This is an optimization exercise on Yosys and OpenROAD, whose aim is a short achievable clock period and few clock cycles, not a production implementation.
Function was checked by simulation only, so behaviour that the tests miss may differ from the original.
Power is estimated from default activity; no workload was simulated.

**Met1 routing**

Drawn at 1 px/um. Cells faint in the background.
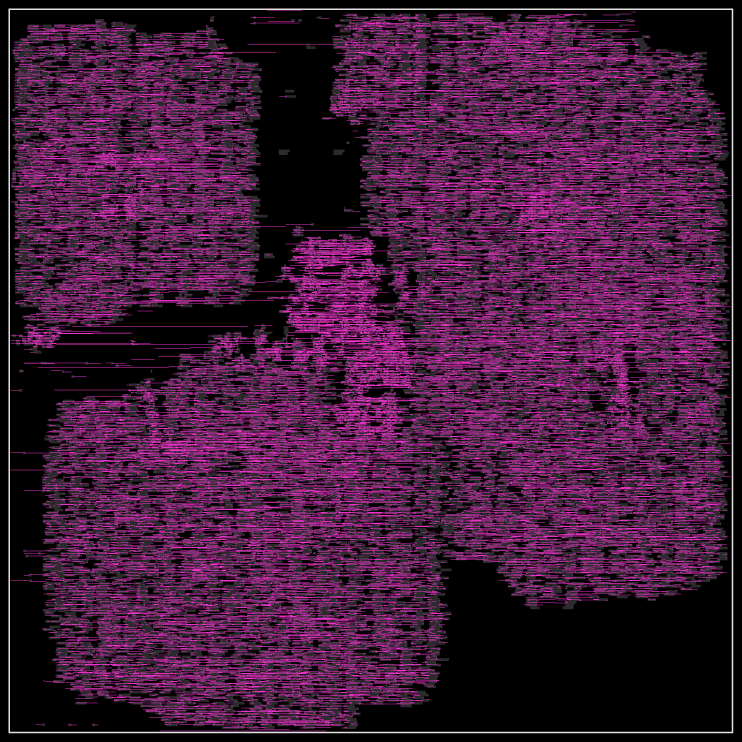
**Sequential cells grouped by signal name**

Drawn at 1 px/um. Other sequential cells in the stronger gray, the rest of the logic in the fainter gray.
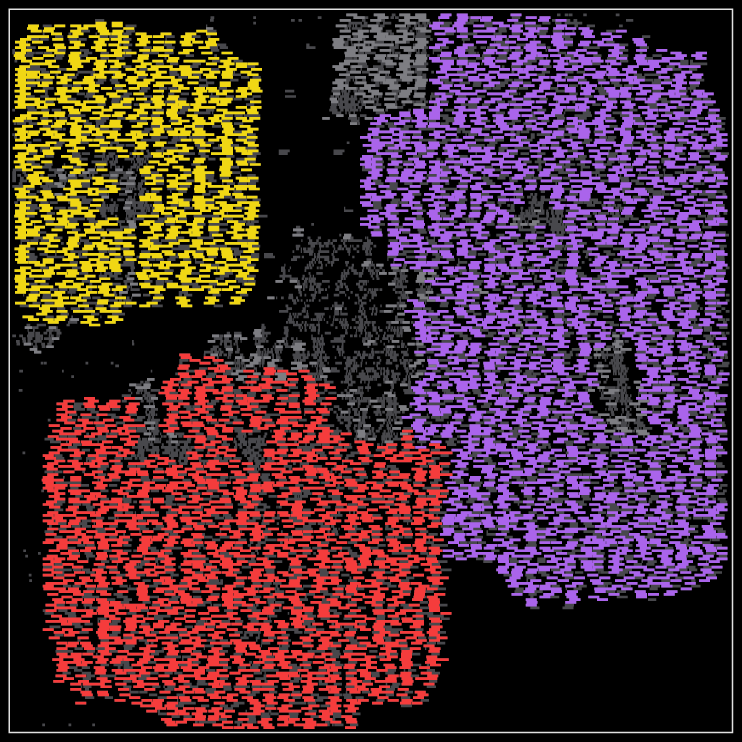
--- flow/run.sh ---
#!/bin/bash
# synth_recipe.tcl (not shown) runs the flow's synth.tcl, then flattens the netlist and writes it again
# the make line also repeats each setting of config.mk as NAME=value (left out here)
make -C /OpenROAD-flow-scripts/flow DESIGN_CONFIG=/design/flow/config.mk WORK_HOME=/design/flow/orfs CLKGATE_MAP_FILE= SYNTH_SCRIPT=/design/flow/synth_recipe.tcl finish
--- flow/config.mk ---
export PLATFORM = sky130hd
export DESIGN_NAME = ddr2_controller
export DESIGN_NICKNAME = ddr2_controller
export VERILOG_FILES = /design/flow/design.v
export SDC_FILE = /design/flow/constraint.sdc
export NUM_CORES = 4
export LEC_CHECK = 0
export CAP_MARGIN = 20
export CORE_MARGIN = 2
export CORE_UTILIZATION = 45
export PLACE_DENSITY = 0.6
export SLEW_MARGIN = 20
--- flow/constraint.sdc ---
create_clock -name core_clock -period 10.0 [get_ports {clk}]
set_input_delay 2.0000 -clock core_clock [delete_from_list [all_inputs] [get_ports {clk}]]
set_output_delay 2.0000 -clock core_clock [all_outputs]
set_load 0.01 [all_outputs]
--- flow/design.v ---
module FIFO (clk, reset, data_in, put, get, data_out, empty, full, fillcount);
parameter DEPTH_P2 = 6;
parameter WIDTH = 8;
input clk, reset, put, get;
input [WIDTH-1: 0] data_in;
output empty, full;
output [WIDTH-1:0] data_out;
output [DEPTH_P2:0] fillcount;
reg [DEPTH_P2-1 : 0]rd_ptr;
reg [DEPTH_P2-1 : 0]wr_ptr;
reg [WIDTH-1 : 0] arr [2**DEPTH_P2-1:0] ;
reg [DEPTH_P2-1+1: 0]fillcount;
wire [WIDTH - 1 : 0]data_out;
wire full, empty;
always@(posedge clk)
	begin
		if (reset) begin 
			wr_ptr <= 0;
			rd_ptr <= 0;
			fillcount <= 0;
		end		
		else begin
			if (put && !full) begin
				arr[wr_ptr] <= data_in;
				wr_ptr <= wr_ptr + 1;
				fillcount <= fillcount + 1;
			end
			if (get && !empty) begin
				rd_ptr <= rd_ptr + 1;
				fillcount <= fillcount - 1;
			end
			if ((put&& !full) && (get&& !empty)) begin
				fillcount<=fillcount;  
			end
		end
	end
assign full = ( fillcount == 2**DEPTH_P2);
assign empty = ( fillcount == 0);
assign data_out = arr[rd_ptr];  
endmodule  
module ddr2_init_engine(
   ready, csbar, rasbar, casbar, webar, ba, a, odt, ts_con, cke,
   clk, reset, init, ck
   );
   parameter BL = 3'b011;  
   parameter BT = 1'b0;    
   parameter CL = 3'b011;   
   parameter AL = 3'b001;   
input clk, reset, init, ck;
output ready, csbar, rasbar, casbar, webar, odt, ts_con, cke;
output [1:0] ba;
output [12:0] a;
reg ready;
reg cke;
reg csbar;
reg rasbar;
reg casbar;
reg webar;
reg [1:0] ba;
reg [12:0] a;
reg odt;
reg [15:0] dq_out;
reg [1:0] dqs_out;
reg [1:0] dqsbar_out;   
reg ts_con;
reg INIT, RESET;
reg [16:0]  counter;
reg flag;
always @(posedge clk)
begin
	INIT <= init;
	RESET <= reset;
	if (RESET)
	begin
		flag <= 0;
		cke <= 0;
		odt <= 0;
		a <= 0;
		ba <= 0;
		ts_con <= 0;
		csbar <= 0;
		rasbar <= 0;
		webar <= 0;
		ready <= 0;
	end
	else if (flag == 0 && INIT == 1)
	begin
		flag <= 1;
		counter <= 0;
	end
	else if (flag == 1)
	begin
		counter <= counter + 1;
		case (counter)
        	17'd76924:  begin
			{csbar, rasbar, casbar, webar} <= 4'b0111; 
			end
	        17'd76926:  begin  
			cke <= 1;
			end
		17'd77082: begin  
			{csbar, rasbar, casbar, webar} <= 4'b0010; 
			a[10] <= 1;
			end
		17'd77084: {csbar, rasbar, casbar, webar} <= 4'b0111; 
        	17'd77084+17'd8: begin
                	{csbar, rasbar, casbar, webar} <= 4'b0000 ;  
                	a <= 0;
			ba <= 2'b10;
	                end
                17'd77084+17'd8+2: {csbar, rasbar, casbar, webar} <= 4'b0111; 
	        17'd77084+17'd8+2+ 17'd4: begin
        	        {csbar, rasbar, casbar, webar} <=4'b0000 ;  
        	        a <= 0;
        	        ba <= 2'b11;
	                end
                17'd77084+17'd8+2+ 17'd4+2: {csbar, rasbar, casbar, webar} <=4'b0111; 
	        17'd77084+17'd8+2+ 17'd4+2+ 17'd4: begin
        	        {csbar, rasbar, casbar, webar} <=4'b0000 ;  
        	        a[0] <= 0;  
               		a[1] <= 0;  
                	a[2] <= 0;  
                	a[6] <= 0;  
                	a[5:3] <= AL;  
                	a[9:7] <= 3'b111;  
                	a[10] <= 1;  
                	a[11] <= 0;  
                	a[12] <= 0;  
                	ba <= 2'b01;  
	                end
                17'd77084+17'd8+2+ 17'd4+2+ 17'd4+2: {csbar, rasbar, casbar, webar} <= 4'b0111; 
	        17'd77084+17'd8+2+ 17'd4+2+ 17'd4+2+ 17'd4: begin
        	        {csbar, rasbar, casbar, webar} <=4'b0000 ;  
			a[2:0] <=BL ;  
        	        a[3] <= BT;  
               		a[6:4] <= CL;  
			a[7] <= 0;  
                	a[8] <= 1;  
			a[11:9] <= 3'b011;  
			a[12] <= 0;  
                	ba <= 2'b00;  
	                end
                17'd77084+17'd8+2+ 17'd4+2+ 17'd4+2+ 17'd4+2: {csbar, rasbar, casbar, webar} <=4'b0111; 
        	17'd77084+17'd8+2+ 17'd4+2+ 17'd4+2+ 17'd4+2+ 17'd4: begin
                	{csbar, rasbar, casbar, webar} <= 4'b0010;  
                	a[10] <=1 ;  
	                end
                17'd77084+17'd8+2+ 17'd4+2+ 17'd4+2+ 17'd4+2+ 17'd4+2: {csbar, rasbar, casbar, webar} <=4'b0111; 
        	17'd77084+17'd8+2+ 17'd4+2+ 17'd4+2+ 17'd4+2+ 17'd4+2+ 17'd8: begin
                	{csbar, rasbar, casbar, webar} <= 4'b0001;  
	                end
                17'd77084+17'd8+2+ 17'd4+2+ 17'd4+2+ 17'd4+2+ 17'd4+2+ 17'd8+2: {csbar, rasbar, casbar, webar} <= 4'b0111; 
	        17'd77084+17'd8+2+ 17'd4+2+ 17'd4+2+ 17'd4+2+ 17'd4+2+ 17'd8+2+ 17'd42: begin
        	        {csbar, rasbar, casbar, webar} <= 4'b0001;  
	                end
                17'd77084+17'd8+2+ 17'd4+2+ 17'd4+2+ 17'd4+2+ 17'd4+2+ 17'd8+2+ 17'd42+2: {csbar, rasbar, casbar, webar} <= 4'b0111; 
	        17'd77084+17'd8+2+ 17'd4+2+ 17'd4+2+ 17'd4+2+ 17'd4+2+ 17'd8+2+ 17'd42+2+ 17'd46:  begin
        	        {csbar, rasbar, casbar, webar} <=4'b0000 ;  
        	        a[2:0] <= BL;  
        	        a[3] <=BT ;  
        	        a[6:4] <= CL;  
			a[7] <= 0;  
        	        a[8] <= 0;  
        	        a[11:9] <= 3'b011;  
        	        a[12] <= 0;  
        	        ba <= 2'b00;  
	                end
                17'd77084+17'd8+2+ 17'd4+2+ 17'd4+2+ 17'd4+2+ 17'd4+2+ 17'd8+2+ 17'd42+2+ 17'd46+2: {csbar, rasbar, casbar, webar} <= 4'b0111; 
        	17'd77084+17'd8+2+ 17'd4+2+ 17'd4+2+ 17'd4+2+ 17'd4+2+ 17'd8+2+ 17'd42+2+ 17'd46+2+ 17'd4: begin
                	{csbar, rasbar, casbar, webar} <=4'b0000 ;  
                	a[0] <= 0;  
			a[1] <= 0;  
        	        a[2] <= 1;  
        	        a[6] <= 0;  
        	        a[5:3] <= AL ;  
			a[9:7] <= 3'b111;  
	                a[10] <= 1;  
        	        a[11] <= 0;  
                	a[12] <= 0;  
                	ba <= 2'b01;  
	                end
                17'd77084+17'd8+2+ 17'd4+2+ 17'd4+2+ 17'd4+2+ 17'd4+2+ 17'd8+2+ 17'd42+2+ 17'd46+2+ 17'd4+2: {csbar, rasbar, casbar, webar} <=4'b0111; 
        	17'd77084+17'd8+2+ 17'd4+2+ 17'd4+2+ 17'd4+2+ 17'd4+2+ 17'd8+2+ 17'd42+2+ 17'd46+2+ 17'd4+2+ 308:  begin
			a[9:7] <= 3'b000;  
			{csbar, rasbar, casbar, webar} <= 4'b0000;  
			end
                17'd77084+17'd8+2+ 17'd4+2+ 17'd4+2+ 17'd4+2+ 17'd4+2+ 17'd8+2+ 17'd42+2+ 17'd46+2+ 17'd4+2+ 308+2: {csbar, rasbar, casbar, webar} <= 4'b0111; 
	        17'd77084+17'd8+2+ 17'd4+2+ 17'd4+2+ 17'd4+2+ 17'd4+2+ 17'd8+2+ 17'd42+2+ 17'd46+2+ 17'd4+2+ 308+2+ 17'd4: begin
        	        {csbar, rasbar, casbar, webar} <= 4'b0010;  
        	        a[10] <= 1;  
	                end
                17'd77084+17'd8+2+ 17'd4+2+ 17'd4+2+ 17'd4+2+ 17'd4+2+ 17'd8+2+ 17'd42+2+ 17'd46+2+ 17'd4+2+ 308+2+ 17'd4+2: {csbar, rasbar, casbar, webar} <= 4'b0111; 
        	17'd77084+17'd8+2+ 17'd4+2+ 17'd4+2+ 17'd4+2+ 17'd4+2+ 17'd8+2+ 17'd42+2+ 17'd46+2+ 17'd4+2+ 308+2+ 17'd4+2+ 17'd8:  begin
        	        {csbar, rasbar, casbar, webar} <= 4'b0111; 
        	        odt <= 1;
        	        end
        	17'd77084+17'd8+2+ 17'd4+2+ 17'd4+2+ 17'd4+2+ 17'd4+2+ 17'd8+2+ 17'd42+2+ 17'd46+2+ 17'd4+2+ 308+2+ 17'd4+2+ 17'd8+2: begin
	                {csbar, rasbar, casbar, webar} <= 4'b0111; 
			ready <= 1;  
        	        end
		default: begin
			flag <= 1;
                end
	endcase
	end
end
endmodule
module ddr2_ring_buffer8(dout,listen,strobe,readPtr,din,reset,clk);
   input listen;    
   input strobe;    
   input reset;
   input clk;
   input [15:0]  din;
   input [2:0] 	 readPtr;  
   output [15:0] dout;
   reg [15:0] 	 dout;
   reg [15:0] 	 r0, r1, r2, r3, r4, r5, r6, r7;
   reg 			 F0;      
   reg 			 cap;     
   reg [2:0] 	 count;   
   wire 		 start;
   wire 		 capNow;
   wire [2:0] 	 slot;
   assign start  = (listen | F0) & strobe & ~cap;
   assign capNow = start | cap;
   assign slot   = cap ? count : 3'd0;
   always @(posedge clk)
	 begin
		if (reset)
		  begin
			 F0 <= 0;
			 cap <= 0;
			 count <= 0;
		  end
		else
		  begin
			 if (start)
			   begin
				  F0 <= 0;
				  cap <= 1;
				  count <= 1;
			   end
			 else if (cap)
			   begin
				  count <= count + 1;
				  if (count == 3'd7)
					cap <= 0;
				  if (listen)
					F0 <= 1;
			   end
			 else if (listen)
			   F0 <= 1;
		  end
	 end
   always @(posedge clk)
	 if (capNow)
	   case (slot)
		 3'd0: r0 <= din;
		 3'd1: r1 <= din;
		 3'd2: r2 <= din;
		 3'd3: r3 <= din;
		 3'd4: r4 <= din;
		 3'd5: r5 <= din;
		 3'd6: r6 <= din;
		 3'd7: r7 <= din;
	   endcase
   always @ (*)
	 begin
		if (capNow && slot == readPtr)
		  dout = din;
		else
		  case (readPtr)
			3'b000: dout = r0;
			3'b001: dout = r1;
			3'b010: dout = r2;
			3'b011: dout = r3;
			3'b100: dout = r4;
			3'b101: dout = r5;
			3'b110: dout = r6;
			3'b111: dout = r7;
			default: dout = r0;
		  endcase
	 end
endmodule  
module Processing_logic(
   DATA_get,  
   CMD_get,	 
   RETURN_put,  
   RETURN_address, RETURN_data,   
   cs_bar, ras_bar, cas_bar, we_bar,   
   BA, A, DM,  
   DQS_out, DQ_out,  
   ts_con,  
   clk, ck, reset, ready,  
   CMD_empty, CMD_data_out, DATA_data_out,
   RETURN_full,
   DQS_in, DQ_in
   );
   parameter BL = 3'b011;  
   parameter BT = 1'b0;    
   parameter CL = 3'b011;   
   parameter AL = 3'b001;   
   parameter init = 4'b0000, idle = 4'b0001, fetch = 4'b0010, precharge = 4'b0011, 
			 refresh=4'b0100, scalarRead = 4'b0101, scalarWrite = 4'b0111, blockRead = 4'b1000, blockWrite = 4'b1001;
   input 	 clk, ck, reset, ready;
   input 	 CMD_empty, RETURN_full;
   input [32:0]	 CMD_data_out;
   input [15:0]  DATA_data_out;
   input [15:0]  DQ_in;
   input [1:0]   DQS_in;
   output reg CMD_get;
   output reg		 DATA_get, RETURN_put;
   output wire [24:0] RETURN_address;  
   output wire [15:0] RETURN_data;
   output reg	cs_bar, ras_bar, cas_bar, we_bar;
   output reg [1:0]	 BA;
   output reg [12:0] A;
   output reg [1:0]	 DM;
   output reg [15:0]  DQ_out;
   output reg [1:0]   DQS_out;
   output reg ts_con;
   reg listen;
   reg DM_flag;
	reg [3:0]state;
	reg [6:0]count;
	reg [11:0]ref_cnt; 
	reg [5:0]ref_state_cnt;
	reg [2:0]Pointer;
	reg [24:0]addr;
	reg [1:0] size;
always @(posedge clk)
begin 
	if(reset)
	  begin
	    state<= init;
	    addr <=0 ;
		CMD_get <= 0;
		DATA_get <= 0;
		count <= 0 ;
		{cs_bar, ras_bar, cas_bar, we_bar} <= 4'b0111; 
		listen<= 0;
		Pointer <= 0;
		RETURN_put <= 0;
		A <= 0;
		BA<= 0;
		DM_flag <= 0;
		ref_cnt <= 0;
	  end
	else begin
		case (state)
			init: begin
				state <= ready? idle:init;
			end
			idle: begin  
				CMD_get <= 0;
				DATA_get <= 0;
				if (ref_cnt >= (3000 -60 -10) ) begin  
					state <= refresh;
					ref_cnt<= 0;
					ref_state_cnt <= 0;
				end
				else begin
					ref_cnt <= ref_cnt+1;
					if (!CMD_empty) begin
						state <= fetch;
					end
					count <= 0 ;
				end
			end
			refresh : begin
				ref_state_cnt <= ref_state_cnt+1;
				if (ref_state_cnt == 0) begin
					if (ck ==1) begin
						{cs_bar, ras_bar, cas_bar, we_bar} <= 4'b0001;  
						 ref_state_cnt <=ref_state_cnt + 1;
					end
					else if (ck ==0) begin
						ref_state_cnt <= 0; 
					end
				end
				else if (ref_state_cnt == 2) begin
					{cs_bar, ras_bar, cas_bar, we_bar} <= 4'b0111; 
				end
				else if (ref_state_cnt == 42) begin  
					state <= idle;
				end
			end
			fetch: begin  
				ref_cnt <= ref_cnt+1;
				if ( (CMD_data_out[7:5] == 0)|| RETURN_full ) begin  
					state <= idle;
				end
				else if (CMD_data_out[7:5] == 3'b001)begin  
					state <= scalarRead;
					addr <= CMD_data_out[32:8]; 
				end
				else if (CMD_data_out[7:5] == 3'b010 )begin
				  state <= scalarWrite;
					addr <= CMD_data_out[32:8];
				end
				else if (CMD_data_out[7:5] == 3'b011 ) begin 
					state <= blockRead;
					addr <= CMD_data_out[32:8];
					size <= CMD_data_out[4:3];
				end
				else if (CMD_data_out[7:5] == 3'b100 ) begin  
					state <= blockWrite;
					addr <= CMD_data_out[32:8];
					size <= CMD_data_out[4:3];
				end
			end
			scalarRead: begin  
				ref_cnt <= ref_cnt+1;
				ts_con <= 0;
				CMD_get <= 0; 
				count <= count + 1;  
				if (count == 0 && ck == 1) begin  
					{cs_bar, ras_bar, cas_bar, we_bar} <= 4'b0011;
					A[12:0]<= addr[24:12];  
					BA <= addr[11:10]; 
					count<= count +1;
				end
				else if (count == 0 && ck ==0)begin
					count <= 0; 
				end
				if (count == 2) begin
					{cs_bar, ras_bar, cas_bar, we_bar} <= 4'b0111; 
				end
				else if(count == 4) begin
					{cs_bar, ras_bar, cas_bar, we_bar} <= 4'b0101;
					A[9:0] <= addr[9:0];  
					A[10] <= 1;  
					BA <= addr[11:10];
				end
				else if(count == 6) begin
					{cs_bar, ras_bar, cas_bar, we_bar} <= 4'b0111; 
				end
				else if(count == 12) begin  
					listen<= 1;
				end
				else if(count == 13) begin  
					Pointer <= 0;
					 RETURN_put <= 1;  
					 listen<= 0;		 
				end
				else if(count == 14) begin  
					 RETURN_put <= 0;
				end	
				else if (count == 17) begin
					 CMD_get <= 1;  
				end
				else if (count == 24) begin  
					count <= 0 ;
					 state <= idle;
					 CMD_get <= 0; 
				end
			end
			scalarWrite: begin
				ref_cnt <= ref_cnt+1;
				ts_con <= 1;
				CMD_get <= 0; 
				count <=count + 1;
				if (count == 0) begin
					if (ck ==1) begin
						{cs_bar, ras_bar, cas_bar, we_bar} <= 4'b0011;
						A[12:0]<= addr[24:12];  
						BA <= addr[11:10]; 
						 count <=count + 1;
					end
					else if (ck ==0) begin
						count <= 0; 
					end
				end
				else if (count == 2) begin
					{cs_bar, ras_bar, cas_bar, we_bar} <= 4'b0111; 
				end
				else if(count == 4) begin
					{cs_bar, ras_bar, cas_bar, we_bar} <= 4'b0100; 
					A[9:0] <= addr[9:0];  
					A[10] <= 1;  
					BA <= addr[11:10];
				end
				else if (count == 6) begin
				  {cs_bar, ras_bar, cas_bar, we_bar} <= 4'b0111; 
				end
				else if (count == 10) begin
				  DQS_out <= 2'b00; 
				  DM_flag <= 1;
				end
				else if (count == 11) begin
				  DM_flag <= 0;
				end					
				else if (count == 18) begin
					DQS_out <= 2'b00; 
				end
				else if (count == 19) begin
					ts_con <= 0;
				end
				else if (count == 31) begin
					CMD_get <= 1;
					DATA_get <= 1;   
				end					
				else if (count == 32) begin
					state <= idle;
					CMD_get <= 0;
					DATA_get <= 0; 
					count <= 0;
				end
				if (count >= 11 && count <= 17) begin
					DQS_out[0]<=~DQS_out[0];
					DQS_out[1]<=~DQS_out[1];
				end
			end
			blockWrite : begin
				ref_cnt <= ref_cnt+1;
				ts_con <= 1;
				count <=count + 1;
				if (count == 0) begin
				  case (ck)
					1: begin
						{cs_bar, ras_bar, cas_bar, we_bar} <= 4'b0011;
						A[12:0]<= addr[24:12];  
						BA <= addr[11:10]; 
						count <=count + 1;	end
					0: begin
						count <= 0; 
						end
						endcase
					end	
				else if (count == 2) begin
					{cs_bar, ras_bar, cas_bar, we_bar} <= 4'b0111; 
					end
				else begin  
					if (size == 0) begin
						if(count == 4) begin
							{cs_bar, ras_bar, cas_bar, we_bar} <= 4'b0100; 
							A[9:0] <= addr[9:0];  
							A[10] <= 1;  
							BA <= addr[11:10];
						end
						else if (count == 6) begin
							{cs_bar, ras_bar, cas_bar, we_bar} <= 4'b0111; 
						end
						else if (count == 10) begin
							DQS_out <= 2'b00; 
							DM_flag <= 1;
							DATA_get <= 1; 
						end
						else if (count == 18) begin
							DQS_out <= 2'b00;
							DM_flag <= 0;
							DATA_get <= 0; 							
						end
						else if (count == 19) begin
							ts_con <= 0;
						end
						else if (count == 31) begin
							CMD_get <= 1;
						end					
						else if (count == 32) begin
						state <= idle;
						CMD_get <= 0;
						DATA_get <= 0; 
						count <= 0;
						end		
						if (count >= 11 && count <= 17) begin
							DQS_out[0]<=~DQS_out[0];
							DQS_out[1]<=~DQS_out[1];
						end
					end
					else if (size == 1) begin
						if(count == 4) begin
							{cs_bar, ras_bar, cas_bar, we_bar} <= 4'b0100; 
							A[9:0] <= addr[9:0];  
							A[10] <= 0; 
							BA <= addr[11:10];
						end
						else if (count == 6) begin
							{cs_bar, ras_bar, cas_bar, we_bar} <= 4'b0111; 
						end
						else if (count == 10) begin
							DQS_out <= 2'b00; 
							DM_flag <= 1;
							DATA_get <= 1; 
						end
						else if (count == 12) begin
							{cs_bar, ras_bar, cas_bar, we_bar} <= 4'b0100; 
							A[9:0] <= addr[9:0] + 8; 
							A[10] <= 1;  
							BA <= addr[11:10];
						end	
						else if (count == 14) begin
							{cs_bar, ras_bar, cas_bar, we_bar} <= 4'b0111; 
						end	
						else if (count == 18+8) begin
							DQS_out <= 2'b00; 
							DM_flag <= 0;  
							DATA_get <= 0;  
						end
						else if (count == 19+8) begin
							ts_con <= 0;
						end
						else if (count == 31+8) begin
							CMD_get <= 1;
						end					
						else if (count == 32+8) begin
						state <= idle;
						CMD_get <= 0;
						DATA_get <= 0; 
						count <= 0;
						end		
						if (count > 10 && count < 18+8) begin
							DQS_out[0]<=~DQS_out[0];
							DQS_out[1]<=~DQS_out[1];
						end
					end
					else if (size == 2) begin
						if(count == 4) begin
							{cs_bar, ras_bar, cas_bar, we_bar} <= 4'b0100; 
							A[9:0] <= addr[9:0];  
							A[10] <= 0;  
							BA <= addr[11:10];
						end
						else if (count == 6) begin
							{cs_bar, ras_bar, cas_bar, we_bar} <= 4'b0111; 
						end
						else if (count == 10) begin
							DQS_out <= 2'b00; 
							DM_flag <= 1;
							DATA_get <= 1; 
						end
						else if (count == 12) begin
							{cs_bar, ras_bar, cas_bar, we_bar} <= 4'b0100; 
							A[9:0] <= addr[9:0] + 8; 
							A[10] <= 0;  
							BA <= addr[11:10];
						end	
						else if (count == 14) begin
							{cs_bar, ras_bar, cas_bar, we_bar} <= 4'b0111; 
						end	
						else if (count == 12+8) begin
							{cs_bar, ras_bar, cas_bar, we_bar} <= 4'b0100; 
							A[9:0] <= addr[9:0] + 16; 
							A[10] <= 1;  
							BA <= addr[11:10];
						end	
						else if (count == 14+8) begin
							{cs_bar, ras_bar, cas_bar, we_bar} <= 4'b0111; 
						end
						else if (count == 18+16) begin
							DQS_out <= 2'b00; 
							DM_flag <= 0;  
							DATA_get <= 0;  
						end
						else if (count == 19+16) begin
							ts_con <= 0;
						end
						else if (count == 31+16) begin
							CMD_get <= 1;
						end					
						else if (count == 32+16) begin
						state <= idle;
						CMD_get <= 0;
						DATA_get <= 0; 
						count <= 0;
						end		
						if (count > 10 && count < 18+16) begin
							DQS_out[0]<=~DQS_out[0];
							DQS_out[1]<=~DQS_out[1];
						end
					end
					else if (size == 3) begin
						if(count == 4) begin
							{cs_bar, ras_bar, cas_bar, we_bar} <= 4'b0100; 
							A[9:0] <= addr[9:0];  
							A[10] <= 0;  
							BA <= addr[11:10];
						end
						else if (count == 6) begin
							{cs_bar, ras_bar, cas_bar, we_bar} <= 4'b0111; 
						end
						else if (count == 10) begin
							DQS_out <= 2'b00; 
							DM_flag <= 1;
							DATA_get <= 1; 
						end
						else if (count == 12) begin
							{cs_bar, ras_bar, cas_bar, we_bar} <= 4'b0100; 
							A[9:0] <= addr[9:0] + 8; 
							A[10] <= 0;  
							BA <= addr[11:10];
						end	
						else if (count == 14) begin
							{cs_bar, ras_bar, cas_bar, we_bar} <= 4'b0111; 
						end	
						else if (count == 12+8) begin
							{cs_bar, ras_bar, cas_bar, we_bar} <= 4'b0100; 
							A[9:0] <= addr[9:0] + 16; 
							A[10] <= 0;  
							BA <= addr[11:10];
						end	
						else if (count == 14+8) begin
							{cs_bar, ras_bar, cas_bar, we_bar} <= 4'b0111; 
						end
						else if (count == 12+8+8) begin
							{cs_bar, ras_bar, cas_bar, we_bar} <= 4'b0100; 
							A[9:0] <= addr[9:0] + 24; 
							A[10] <= 1;  
							BA <= addr[11:10];
						end	
						else if (count == 14+8+8) begin
							{cs_bar, ras_bar, cas_bar, we_bar} <= 4'b0111; 
						end
						else if (count == 18+24) begin
							DQS_out <= 2'b00; 
							DM_flag <= 0;  
							DATA_get <= 0;  
						end
						else if (count == 19+24) begin
							ts_con <= 0;
						end
						else if (count == 31+24) begin
							CMD_get <= 1;
						end					
						else if (count == 32+24) begin
						state <= idle;
						CMD_get <= 0;
						DATA_get <= 0; 
						count <= 0;
						end		
						if (count > 10 && count < 18+24) begin
							DQS_out[0]<=~DQS_out[0];
							DQS_out[1]<=~DQS_out[1];
						end
					end
				end
			end
			blockRead: begin
				ref_cnt <= ref_cnt+1;
				ts_con <= 0;
				count <= count + 1;  
				if (count == 0 ) begin  
					if (ck == 1) begin
						{cs_bar, ras_bar, cas_bar, we_bar} <= 4'b0011;
						A[12:0]<= addr[24:12];  
						BA <= addr[11:10]; 
						count<= count +1;
					end
					else if (ck ==0) begin
						count <= 0; 
					end
				end
				else if (count == 2) begin
					{cs_bar, ras_bar, cas_bar, we_bar} <= 4'b0111; 
				end
				else begin
					if (size ==0) begin
						if(count == 4) begin
							{cs_bar, ras_bar, cas_bar, we_bar} <= 4'b0101;
							A[9:0] <= addr[9:0];  
							A[10] <= 1;  
							BA <= addr[11:10];
						end
						else if(count == 6) begin
							{cs_bar, ras_bar, cas_bar, we_bar} <= 4'b0111; 
						end	
						else if(count == 12) begin  
							listen<= 1;
						end
						else if(count == 13) begin 
							RETURN_put <= 1;  
							listen<= 0;		 
						end
						else if (count == 20) begin  
							CMD_get <= 1;  
						end
						else if(count == 21) begin  
							RETURN_put <= 0;  
							count <= 0 ;
							state <= idle;
							CMD_get <= 0; 
							Pointer <= Pointer+1;
						end	
						if (count >13 && count < 21) begin  
							addr <= addr+1;
							Pointer <= Pointer+1;
						end
					end
					else if (size == 1) begin
						if(count == 4) begin
							{cs_bar, ras_bar, cas_bar, we_bar} <= 4'b0101;
							A[9:0] <= addr[9:0];  
							A[10] <= 0;  
							BA <= addr[11:10];
						end
						else if(count == 6) begin
							{cs_bar, ras_bar, cas_bar, we_bar} <= 4'b0111; 
						end	
						else if(count == 12) begin  
							listen<= 1;
							{cs_bar, ras_bar, cas_bar, we_bar} <= 4'b0101;
							A[9:0] <= addr[9:0] + 8;  
							A[10] <= 1;  
							BA <= addr[11:10];
						end
						else if(count == 13) begin 
							RETURN_put <= 1;  
							listen<= 0;		 
						end
						else if(count == 14) begin
							{cs_bar, ras_bar, cas_bar, we_bar} <= 4'b0111; 
						end	
						else if(count == 21) begin  
							 listen<= 1;	
						end
						else if(count == 22) begin  
							listen<= 0;	
						end
						else if (count == 20 +8) begin  
							CMD_get <= 1;  
						end
						else if(count == 21+8) begin  
							RETURN_put <= 0;  
							count <= 0 ;
							state <= idle;
							CMD_get <= 0; 
							Pointer <= Pointer+1;
						end	
						if (count >13 && count < 21+8) begin  
							addr <= addr+1;
							Pointer <= Pointer+1;
						end
					end
					else if (size == 2) begin
						if(count == 4) begin
							{cs_bar, ras_bar, cas_bar, we_bar} <= 4'b0101;   
							A[9:0] <= addr[9:0];  
							A[10] <= 0;  
							BA <= addr[11:10];
						end
						else if(count == 6) begin
							{cs_bar, ras_bar, cas_bar, we_bar} <= 4'b0111; 
						end	
						else if(count == 12) begin  
							listen<= 1;
							{cs_bar, ras_bar, cas_bar, we_bar} <= 4'b0101;  
							A[9:0] <= addr[9:0] + 8;  
							A[10] <= 0;  
							BA <= addr[11:10];
						end
						else if(count == 13) begin 
							RETURN_put <= 1;  
							listen<= 0;		 
						end
						else if(count == 14) begin
							{cs_bar, ras_bar, cas_bar, we_bar} <= 4'b0111; 
						end	
						else if(count == 20) begin  
							{cs_bar, ras_bar, cas_bar, we_bar} <= 4'b0101;   
							A[9:0] <= addr[9:0] +10;  
							A[10] <= 1;  
							BA <= addr[11:10];	
						end
						else if(count == 21) begin  
							 listen<= 1;	 
						end
						else if(count == 22) begin  
							{cs_bar, ras_bar, cas_bar, we_bar} <= 4'b0111; 
							listen<= 0;	
						end
						else if(count == 21+8) begin  
							 listen<= 1;	 
						end
						else if(count == 22+8) begin  
							 listen<= 0;	
						end
						else if (count == 20 +16) begin  
							CMD_get <= 1;  
						end
						else if(count == 21+16) begin  
							RETURN_put <= 0;  
							count <= 0 ;
							state <= idle;
							CMD_get <= 0; 
							Pointer <= Pointer+1;
						end	
						if (count >13 && count < 21+16) begin  
							addr <= addr+1;
							Pointer <= Pointer+1;
						end
					end
					else if (size == 3) begin
						if(count == 4) begin
							{cs_bar, ras_bar, cas_bar, we_bar} <= 4'b0101;   
							A[9:0] <= addr[9:0];  
							A[10] <= 0;  
							BA <= addr[11:10];
						end
						else if(count == 6) begin
							{cs_bar, ras_bar, cas_bar, we_bar} <= 4'b0111; 
						end	
						else if(count == 12) begin  
							listen<= 1;
							{cs_bar, ras_bar, cas_bar, we_bar} <= 4'b0101;  
							A[9:0] <= addr[9:0] + 8;  
							A[10] <= 0;  
							BA <= addr[11:10];
						end
						else if(count == 13) begin 
							RETURN_put <= 1;  
							listen<= 0;		 
						end
						else if(count == 14) begin
							{cs_bar, ras_bar, cas_bar, we_bar} <= 4'b0111; 
						end	
						else if(count == 20) begin  
							{cs_bar, ras_bar, cas_bar, we_bar} <= 4'b0101;   
							A[9:0] <= addr[9:0] +10;  
							A[10] <= 0;  
							BA <= addr[11:10];	
						end
						else if(count == 21) begin  
							 listen<= 1;	 
						end
						else if(count == 22) begin  
							{cs_bar, ras_bar, cas_bar, we_bar} <= 4'b0111; 
							listen<= 0;	
						end
						else if(count == 20+8) begin  
							{cs_bar, ras_bar, cas_bar, we_bar} <= 4'b0101;   
							A[9:0] <= addr[9:0] +10;  
							A[10] <= 1;  
							BA <= addr[11:10];	
						end
						else if(count == 21+8) begin  
							 listen<= 1;	 
						end
						else if(count == 22+8) begin  
							 {cs_bar, ras_bar, cas_bar, we_bar} <= 4'b0111; 
							 listen<= 0;	
						end
						else if(count == 21+8+8) begin  
							 listen<= 1;	 
						end
						else if(count == 22+8+8) begin  
							 listen<= 0;	
						end
						else if (count == 20 +24) begin  
							CMD_get <= 1;  
						end
						else if(count == 21+24) begin  
							RETURN_put <= 0;  
							count <= 0 ;
							state <= idle;
							CMD_get <= 0; 
							Pointer <= Pointer+1;
						end	
						if (count >13 && count < 21+24) begin  
							addr <= addr+1;
							Pointer <= Pointer+1;
						end
					end
				end
			end
			default: begin
				state <= idle;
			end
		endcase
	end
end
assign RETURN_address = addr;  
ddr2_ring_buffer8 ring_buffer(RETURN_data, listen, DQS_in[0], Pointer[2:0], DQ_in, reset, clk);
always @(negedge clk)
  begin
    DQ_out <= DATA_data_out;
    if(DM_flag)
        DM <= 2'b00;
    else
        DM <= 2'b11;	
  end
endmodule  
module ddr2_controller(
   dout, raddr, fillcount, notfull, ready, ck_pad, ckbar_pad,
   cke_pad, csbar_pad, rasbar_pad, casbar_pad, webar_pad, ba_pad,
   a_pad, dm_pad, odt_pad, validout,empty,
   dq_out, dqs_out, dq_oe,
   clk, reset, read, cmd, sz,op, din, addr, initddr, dq_in, dqs_in
   );
   parameter BL = 3'b011;  
   parameter BT = 1'b0;    
   parameter CL = 3'b011;   
   parameter AL = 3'b001;   
   input 	 clk;
   input 	 reset;
   input 	 read;
   input [2:0] cmd;
   input [15:0] din;
   input [24:0] addr;
   output [15:0] dout;
   output [24:0] raddr;
   output [6:0]  fillcount;
   output 		 notfull;
   input 		 initddr;
   output 		 ready;
   output 		 ck_pad;
   output 		 ckbar_pad;
   output 		 cke_pad;
   output 		 csbar_pad;
   output 		 rasbar_pad;
   output 		 casbar_pad;
   output 		 webar_pad;
   output [1:0]  ba_pad;
   output [12:0] a_pad;
   output [15:0] dq_out;
   output [1:0]  dqs_out;
   output 		 dq_oe;
   input [15:0]  dq_in;
   input [1:0] 	 dqs_in;
   output [1:0]  dm_pad;
   output 		 odt_pad;
   output 		 validout;
   output 		 empty;
   input[1:0] sz;
   input[2:0] op;
   wire [15:0]		dataOut;				 
   wire [15:0]			dq_o;					 
   wire [1:0]			dqs_o;					 
   wire					notfull;				 
   wire [6:0]	CMD_fillcount, RETURN_fillcount;		 
	wire [6:0]	fillcount;
   wire					full;				 
   wire 		 ri_i;
   wire 		 ts_i;   
   reg 		 ck_i;
   wire 		 cke_i;
   wire 		 csbar_i;
   wire 		 rasbar_i;
   wire 		 casbar_i;
   wire 		 webar_i;
   wire [1:0] 	 ba_i;
   wire [12:0] 	 a_i;
   wire [15:0] 	 dq_i;
   wire [1:0] 	 dqs_i;
   wire [1:0] 	 dm_i;
   wire 		 odt_i;
	wire ts_con;
   reg ck;
   wire csbar, init_csbar;
   wire rasbar, init_rasbar;
   wire casbar, init_casbar;
   wire webar, init_webar;
   wire[1:0] ba, init_ba;
   wire[12:0] a,init_a;
   wire[1:0] dm;  
   wire init_cke;
   wire init_odt, init_ts_con;
   wire ri_con;
   wire [32:0] CMD_data_in, CMD_data_out;
   wire [40:0] RETURN_data_in, RETURN_data_out;
   wire CMD_empty, CMD_full, RETURN_empty, RETURN_full;
   wire  IN_get,  CMD_get, RETURN_put, RETURN_get;
   reg IN_put, CMD_put;
   wire data_empty;
   reg [5:0] put_count;
   reg [1:0] blksize;
   reg block;
   always @(posedge clk) 
       if(reset==1)
	       ck_i <= 0;
	   else
	       ck_i <= ~ck_i;   
     always @(posedge clk) begin
		if (reset) begin
			put_count<=0;
			block <= 0;
		end
		else if (cmd ==3'b100 && block==0 &&!full) begin
			blksize <= sz;
			block<=1;
			put_count <= put_count +1;
		end
		else if (block == 1)begin
			if (put_count == (blksize*8+8 -1)) begin
				block <= 0;
				put_count<=0;
			end
			else if (put_count <(blksize*8+8 -1) && !full) begin
				put_count <= put_count +1;
			end
		end
	 end
   always @ (*) begin
	CMD_put = 0;
	if (!CMD_full) begin
		if (block)begin
			CMD_put = 0;
		end
		else begin 
			if (cmd==3'b001) begin
				CMD_put = 1;
			end
			else if (cmd==3'b010 && !full) begin  
				CMD_put = 1;
			end
			else if (cmd==3'b011) begin
				CMD_put = 1;
			end
			else if (cmd==3'b100 && !full) begin 
				CMD_put = 1;
			end
		end 
	end
	IN_put = 0;
	if ((!CMD_full)&& (!full)) begin
		if (cmd==3'b010) begin
			IN_put = 1;
		end
		else if (cmd==3'b100) begin
			IN_put = 1;
		end
		else if (block)begin
			IN_put = 1;
		end
	end
   end
   assign RETURN_get = read && validout;
   FIFO #(6,16) FIFO_IN ( 	 
						  .clk					(clk),
						  .reset				(reset),
						  .data_in              (din),
						  .put  				(IN_put),
						  .get					(IN_get),
						  .data_out				(dataOut),
						  .empty			    (data_empty),  
	  		   		      .full			     	(full),
						  .fillcount			(fillcount)
						  ); 
	assign notfull = !CMD_full;
	assign CMD_data_in = {addr,cmd,sz,op};
	assign validout = !RETURN_empty;
	assign empty = CMD_empty;
      FIFO #(6,33) FIFO_CMD ( 
						  .clk					(clk),
						  .reset				(reset),
						  .data_in              (CMD_data_in),
						  .put  				(CMD_put),
						  .get					(CMD_get),
						  .data_out				(CMD_data_out),
						  .empty			    (CMD_empty),
	  		   		      .full			     	(CMD_full),
						  .fillcount			(CMD_fillcount)
						  ); 
	   FIFO #(6,41) FIFO_RETURN ( 
						  .clk					(clk),
						  .reset				(reset),
						  .data_in              (RETURN_data_in),
						  .put  				(RETURN_put),
						  .get					(RETURN_get),
						  .data_out				(RETURN_data_out),
						  .empty			    (RETURN_empty),
	  		   		      .full			     	(RETURN_full),
						  .fillcount			(RETURN_fillcount)
						  ); 
   ddr2_init_engine XINIT (
						   .ready				(ready),
						   .csbar				(init_csbar),
						   .rasbar				(init_rasbar),
						   .casbar				(init_casbar),
						   .webar				(init_webar),
						   .ba					(init_ba[1:0]),
						   .a					(init_a[12:0]),
						   .odt					(init_odt),
						   .ts_con				(init_ts_con), 
						   .cke                 (init_cke),
						   .clk					(clk),
						   .reset				(reset),
						   .init				(initddr),
						   .ck					(ck_i)		   );
   assign 		 a_i 	  = (ready) ? a      : init_a;
   assign 		 ba_i 	  = (ready) ? ba     : init_ba;
   assign 		 csbar_i  = (ready) ? csbar  : init_csbar;
   assign 		 rasbar_i = (ready) ? rasbar : init_rasbar;
   assign 		 casbar_i = (ready) ? casbar : init_casbar;
   assign 		 webar_i  = (ready) ? webar  : init_webar;
   assign 		 cke_i 	  = init_cke;
   assign 		 odt_i 	  = init_odt;
   assign 		 dm_i 	  = dm;
   assign ri_con = 1;
   assign ri_i = ri_con;
   assign ts_i = (ready)? ts_con:init_ts_con;
	assign dout = RETURN_data_out;
	assign raddr = RETURN_data_out[40:16];
   assign ck_pad     = ck_i;
   assign ckbar_pad  = ~ck_i;
   assign cke_pad    = cke_i;
   assign csbar_pad  = csbar_i;
   assign rasbar_pad = rasbar_i;
   assign casbar_pad = casbar_i;
   assign webar_pad  = webar_i;
   assign ba_pad     = ba_i;
   assign a_pad      = a_i;
   assign dm_pad     = dm_i;
   assign odt_pad    = odt_i;
   assign dq_out     = dq_i;
   assign dqs_out    = dqs_i;
   assign dq_oe      = ts_i;
   assign dq_o       = dq_in;
   assign dqs_o      = dqs_in;
Processing_logic pro_logic(
   .DATA_get 		(IN_get), 
   .CMD_get			(CMD_get),	 
   .RETURN_put		(RETURN_put),  
   .RETURN_address	(RETURN_data_in[40:16]), 
   .RETURN_data		(RETURN_data_in[15:0]),   
   .cs_bar			(csbar), 
   .ras_bar			(rasbar), 
   .cas_bar			(casbar), 
   .we_bar			(webar),   
   .BA	(ba), 
   .A	(a), 
   .DM	(dm),  
   .DQS_out	(dqs_i), 
   .DQ_out	(dq_i),  
   .ts_con	(ts_con),  
   .clk	(clk), 
   .ck	(ck_i), 
   .reset	(reset), 
   .ready	(ready),  
   .CMD_empty	(CMD_empty), 
   .CMD_data_out	(CMD_data_out), 
   .DATA_data_out	(dataOut),
   .RETURN_full	(RETURN_full),
   .DQS_in	(dqs_o), 
   .DQ_in	(dq_o)
   );							  
endmodule  
==> summary.md <==
| Metric | Value |
|---|---|
| Synth Instances | between 10k and 15k |
| Met3 Track Usage GR | under 10% |
| PwrDens | 216 mW/mm2 |
| Asr flop ratio synth | 0% |
| Slew at the pin closest to its max-slew limit | about 1.2 ns |
| Hold path depth | 2 |
| Worst setup SP type | flop |
| Initial DRC count | between 15k and 20k |
| Clk pwr share | between 30% and 40% |
| Internal power | 43,400 uW |
| Max reg flops | 2,624 |
| Hold buffers post-CTS | 0 |
| Largest registers | FIFO_RETURN.arr x2624, FIFO_CMD.arr x1920, FIFO_IN.arr x1024 |
| Top FF cell, synth | edfxtp_1 |
| Largest net degree at the start of global routing | 155 |
| CTS tree | done |
| Die footprint | 0.521 mm2 |
| Area leader, netlist | edfxtp_1 |
| Post-Synth XOR/XNOR Area | 0.314% |
| Largest family of logic cells by synthesized area | multiplexers |
| GRT busiest layer | met2 |
| Share of layout cells above drive strength 1 | between 20% and 30% |
| Clock Power | ~22,000 uW |
| CP arrival | 7.05 ns |
| Status | finished clean |
| Gate power share | 11.5% |
| Post-Route WL | 613,000 um |
Testbench counts, summed over its fixed seeds: cycles 113,755.
Notes on 'met1 routing' above:
share of all routed wire = 40%
longest straight run = 176 um
wire length on this layer = 244 mm
main direction = horizontal
nets with wire on the layer = 10,971

Notes on 'sequential cells grouped by signal name' above:
FIFO_RETURN.arr -> purple  # sequential cells 2,624
FIFO_IN.arr -> yellow  # sequential cells 1,024, where upper left
FIFO_CMD.arr -> red  # sequential cells 1,920

[through the flow]
step / setup slack [ns] / cell area (um2) / total power, uW / hold slack (ns) / utilization, %
final: 0.954 / 263000 / 56900 / 0.459 / 51.3
after global routing: 0.851 / 263000 / 58700 / 0.498 / 51.3
after CTS: 0.907 / 263000 / 57300 / 0.458 / 51.3
after detailed placement: 1.73 / 244000 / 35300 / 0.447 / 47.5
after global placement: 1.75 / 243000 / 35100 / 0.444 / 47.5
after floorplan: 1.87 / 232000 / 33000 / 0.429 / -
[final timing paths]
check                      start                  end
min reg2reg           XINIT.a[8]           XINIT.a[8]
min                   XINIT.a[8]           XINIT.a[8]
max reg2reg    FIFO_IN.rd_ptr[0]  pro_logic.DQ_out[6]
max          pro_logic.DQ_out[5]            dq_out[5]
[area by class of cell]
class                      instances  area share [%]
multi-input combinational       3942            20.7
clock buffer                     784            6.19
antenna                           12          0.0114
clock inverter                   339            1.23
tap                             6757            3.21
timing repair buffer             534            1.79
inverter                          67          0.0983
sequential                      5918            66.8
